This design comes from an exercise in tuning for small area on the open sky130 flow, not from production work. The RTL was checked by simulation tests, not by an equivalence proof against the original design. Power and IR drop assume default switching activity.

File: flow/design.v
module sort_reg #(parameter DATA_WIDTH = 8)(
    input  logic clk,
    input  logic ld,                           
    input  logic hold,                         
    input  logic GT_in,                        
    input  logic [DATA_WIDTH-1:0] data_in,
    input  logic [DATA_WIDTH-1:0] prev_data,
    output logic [DATA_WIDTH-1:0] data_out,
    output logic GT
);
logic [DATA_WIDTH-1:0] w_q;
logic sh, ins, hd;
assign data_out = ~w_q;
assign GT  = data_in > data_out;
assign sh  = ld & GT_in;
assign ins = ld & GT & ~GT_in;
assign hd  = hold | (ld & ~GT & ~GT_in);
always_ff @(posedge clk)
    w_q <= ~(({DATA_WIDTH{sh}} & prev_data) | ({DATA_WIDTH{ins}} & data_in) | ({DATA_WIDTH{hd}} & data_out));
endmodule
module median_calc #(parameter POPSIZE = 100, DATA_WIDTH = 8)(
    input  logic clk,
    input  logic rst,
    input  logic [DATA_WIDTH-1:0] data_in,
    input  logic data_rdy,
    output [DATA_WIDTH-1:0] median,
    output data_vld
);
localparam KEEP = POPSIZE / 2;
logic [DATA_WIDTH-1:0] data_out_array [KEEP-1:0];
logic GT_array [KEEP-1:0];
logic [$clog2(POPSIZE):0] counter_q;
logic data_vld_q;
logic first, ld, hold;
assign first = (counter_q == 0);
assign ld    = data_rdy & ~first;
assign hold  = ~data_rdy;
genvar i;
generate
  for (i = 0; i < KEEP; i++) begin : instance_gen
    if (i == 0) begin
      sort_reg #(.DATA_WIDTH(DATA_WIDTH)) instance_0 (
        .clk(clk), .ld(data_rdy), .hold(hold), .GT_in(first),
        .data_in(data_in), .prev_data(data_in),
        .data_out(data_out_array[0]), .GT(GT_array[0])
      );
    end else begin
      sort_reg #(.DATA_WIDTH(DATA_WIDTH)) instance_i (
        .clk(clk), .ld(ld), .hold(hold), .GT_in(GT_array[i-1]),
        .data_in(data_in), .prev_data(data_out_array[i-1]),
        .data_out(data_out_array[i]), .GT(GT_array[i])
      );
    end
  end
endgenerate
assign median   = data_out_array[KEEP-1];
assign data_vld = data_vld_q;
always_ff @(posedge clk or posedge rst) begin
    if (rst) begin
        counter_q  <= 'b0;
        data_vld_q <= 'b0;
    end else begin
        data_vld_q <= (counter_q == POPSIZE);
        if (counter_q == POPSIZE)
            counter_q <= 'b0;
        else if (data_rdy)
            counter_q <= counter_q + 1'b1;
    end
end
endmodule
File: flow/run.sh
#!/bin/bash
# synth_recipe.tcl (not shown) runs the flow's synth.tcl, then flattens the netlist and writes it again
# the make line also repeats each setting of config.mk as NAME=value (left out here)
make -C /OpenROAD-flow-scripts/flow DESIGN_CONFIG=/design/flow/config.mk WORK_HOME=/design/flow/orfs CLKGATE_MAP_FILE= SYNTH_SCRIPT=/design/flow/synth_recipe.tcl finish
File: flow/config.mk
export PLATFORM = sky130hd
export DESIGN_NAME = median_calc
export DESIGN_NICKNAME = median_calc
export VERILOG_FILES = /design/flow/design.v
export SDC_FILE = /design/flow/constraint.sdc
export NUM_CORES = 4
export LEC_CHECK = 0
export CAP_MARGIN = 20
export CORE_MARGIN = 2
export CORE_UTILIZATION = 40
export PLACE_DENSITY = 0.6
export SLEW_MARGIN = 20
File: flow/constraint.sdc
create_clock -name core_clock -period 3.5 [get_ports {clk}]
set_input_delay 0.7000 -clock core_clock [delete_from_list [all_inputs] [get_ports {clk}]]
set_output_delay 0.7000 -clock core_clock [all_outputs]
set_load 0.01 [all_outputs]
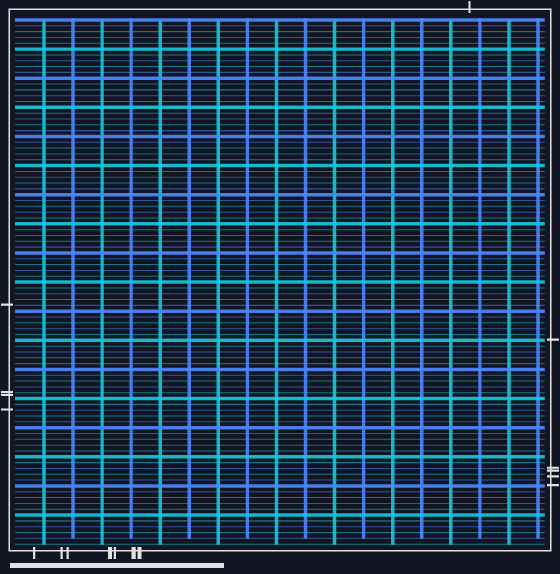
*Supply network*
Scale bar: 100 um. Pins as bars on the die edge.
[cyan] VSS
[blue] VDD
met5 straps: 18
rows: 90
met1 rails: 91
met4 straps: 18

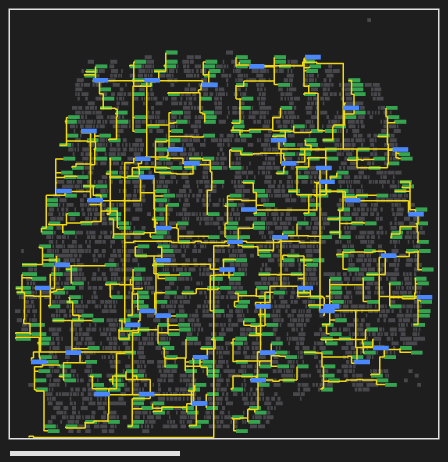
*Clock wires, drivers and flops*
Scale bar: 100 um.
[yellow] clock wires | length: 5760 um
[green] flip-flops | count: 409
[blue] clock drivers | count: 47
routed clock nets: 48
flops lie: all over the die

==> results by group <==
Power and ir drop
  • Switching power total: 0.00975 W
  • Flop pwr share: 0.342
  • Comb power: 0.0111 W
  • Flop+latch power: 0.00848 W
  • Overall Power: 0.0248 W
  • Leakage power: 13.4 nW
  • Highest-power group: combinational logic
  • Sw Ratio: 0.393

Route
  • Drt pass-1 iters: 9
  • Top sig layer: met4
  • Metal2 WL: 31900 um

Layout
  • Most common cell after layout, fill and taps aside: ha_1
  • Regs by FF count: instance_gen.genblk1.instance_i.w_q (392), counter_q (8), instance_gen.genblk1.instance_0.w_q (8)
  • Multi-In Gates: 1797
  • Seq/total area: 0.291
  • Inverters: 377
  • Clk cell area share: 0.0577
  • Design area: 28300 um^2
  • Seq. cell area: 8230 um^2
  • # clk buffers: 70

Clock network
  • Hold Buf Count CTS: 0
  • Clock Latency Late Sink: 0.59 ns
  • Clock slew at reported path FFs: 0.06 ns
  • # Post-CTS Setup Buffers: 0

STA
  • Final setup margin: 0.597 ns
  • Crit path time final: 2.90 ns
  • Relative slew slack: 0.336
  • Post-route clock period utilization: 0.829
  • Hold Violations, Final: 0
  • Hold slack: 0.367 ns
  • Slew Limit Fails: 0

Floorplan
  • Die height: 252 um
  • Io pins: 20

Yosys
  • Cells after synthesis: 2667
  • Seq/Total Area, Yosys: 0.334
  • Post-synth net total: 3080
  • Mapped Area: 24600 um^2
  • Synth area leader: dfxtp_1
  • Top-area cell type share of the netlist area: 0.325
  • Most used DFF post-synth: dfxtp_1
  • Synth top area cells: dfxtp_1 33%, ha_1 20%, a222oi_1 7.8%
  • EDFF count, synth: 0
  • Syn Area/Cell: 9.24 um^2
  • Unique masters post-synth: 63
  • Count leader, synth: ha_1

Worst setup path
  • CP Cell Sequence: inv_1 -> ha_1 -> or4b_4 -> nor4_4 -> nand2b_4 -> buf_12 -> or3_1 -> o21ai_1 -> buf_4 -> a221oi_1
  • R2R setup slack: 0.60 ns
  • CP bufs+invs: 3
  • Worst R2R Path Depth: 10
  • Crit-path leading delay family: simple AND/OR/NAND/NOR gates
  • CP Launch Point: counter_q[0]$_DFFE_PP0P_
  • CP Depth: 10

Global route
  • Global-route met2 utilization: 0.366
  • GR Overflow Total: 0
  • GRT Util Overall: 0.217
  • Global-route wire length before repair: 114000 um
  • M1 GR Usage: 0.287
  • Gr busiest metal: met2

Outcome
  • Status: finished clean

Run
  • Max-cap viol count: 0

Placement
  • Pre-CTS setup slack: 0.0929 ns
  • Post-Place Cells: 3509
  • Hpwl dp: 49400 um
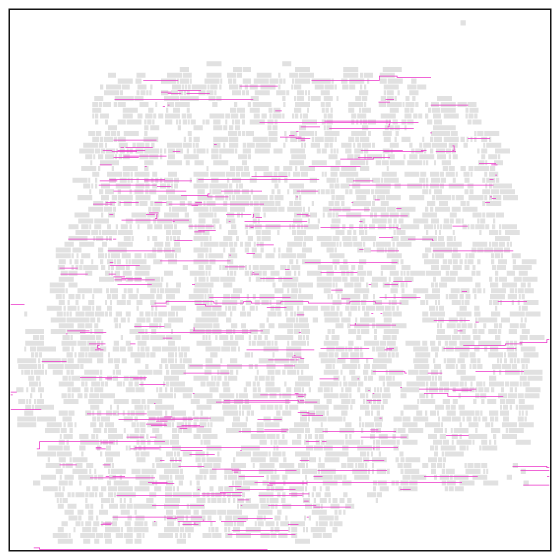
*Metal 3*
Cells faint in the background.
main direction: horizontal
nets with wire on the layer: 163
share of all routed wire: 5.9%
wire length on this layer: 4030 um

-- re-timing with driven ports --
No port has a modelled driver above. Below, the same layout with a new extraction and two added sets of constraints.
Step 1 (the two cells are an assumption about what drives the block):
set clk [get_ports {clk}]
set_driving_cell -lib_cell sky130_fd_sc_hd__clkbuf_16 $clk
set_driving_cell -lib_cell sky130_fd_sc_hd__buf_2 [delete_from_list [all_inputs] $clk]
Step 2 also shifts input and output timing later by t, the mid clock arrival at the registers, as if the neighbouring blocks saw the same clock.
a / b / c = ideal ports / drivers / drivers and shift; a / b = the first two.
shift t [ns]: 0.637
setup slack, ns: 0.597 / 0.597 / 0.029
worst setup path at the end: input to register
After both steps this run still meets setup and hold. For this run, drivers alone change the setup slack by 0.000 ns; drivers and shift together by -0.568 ns.
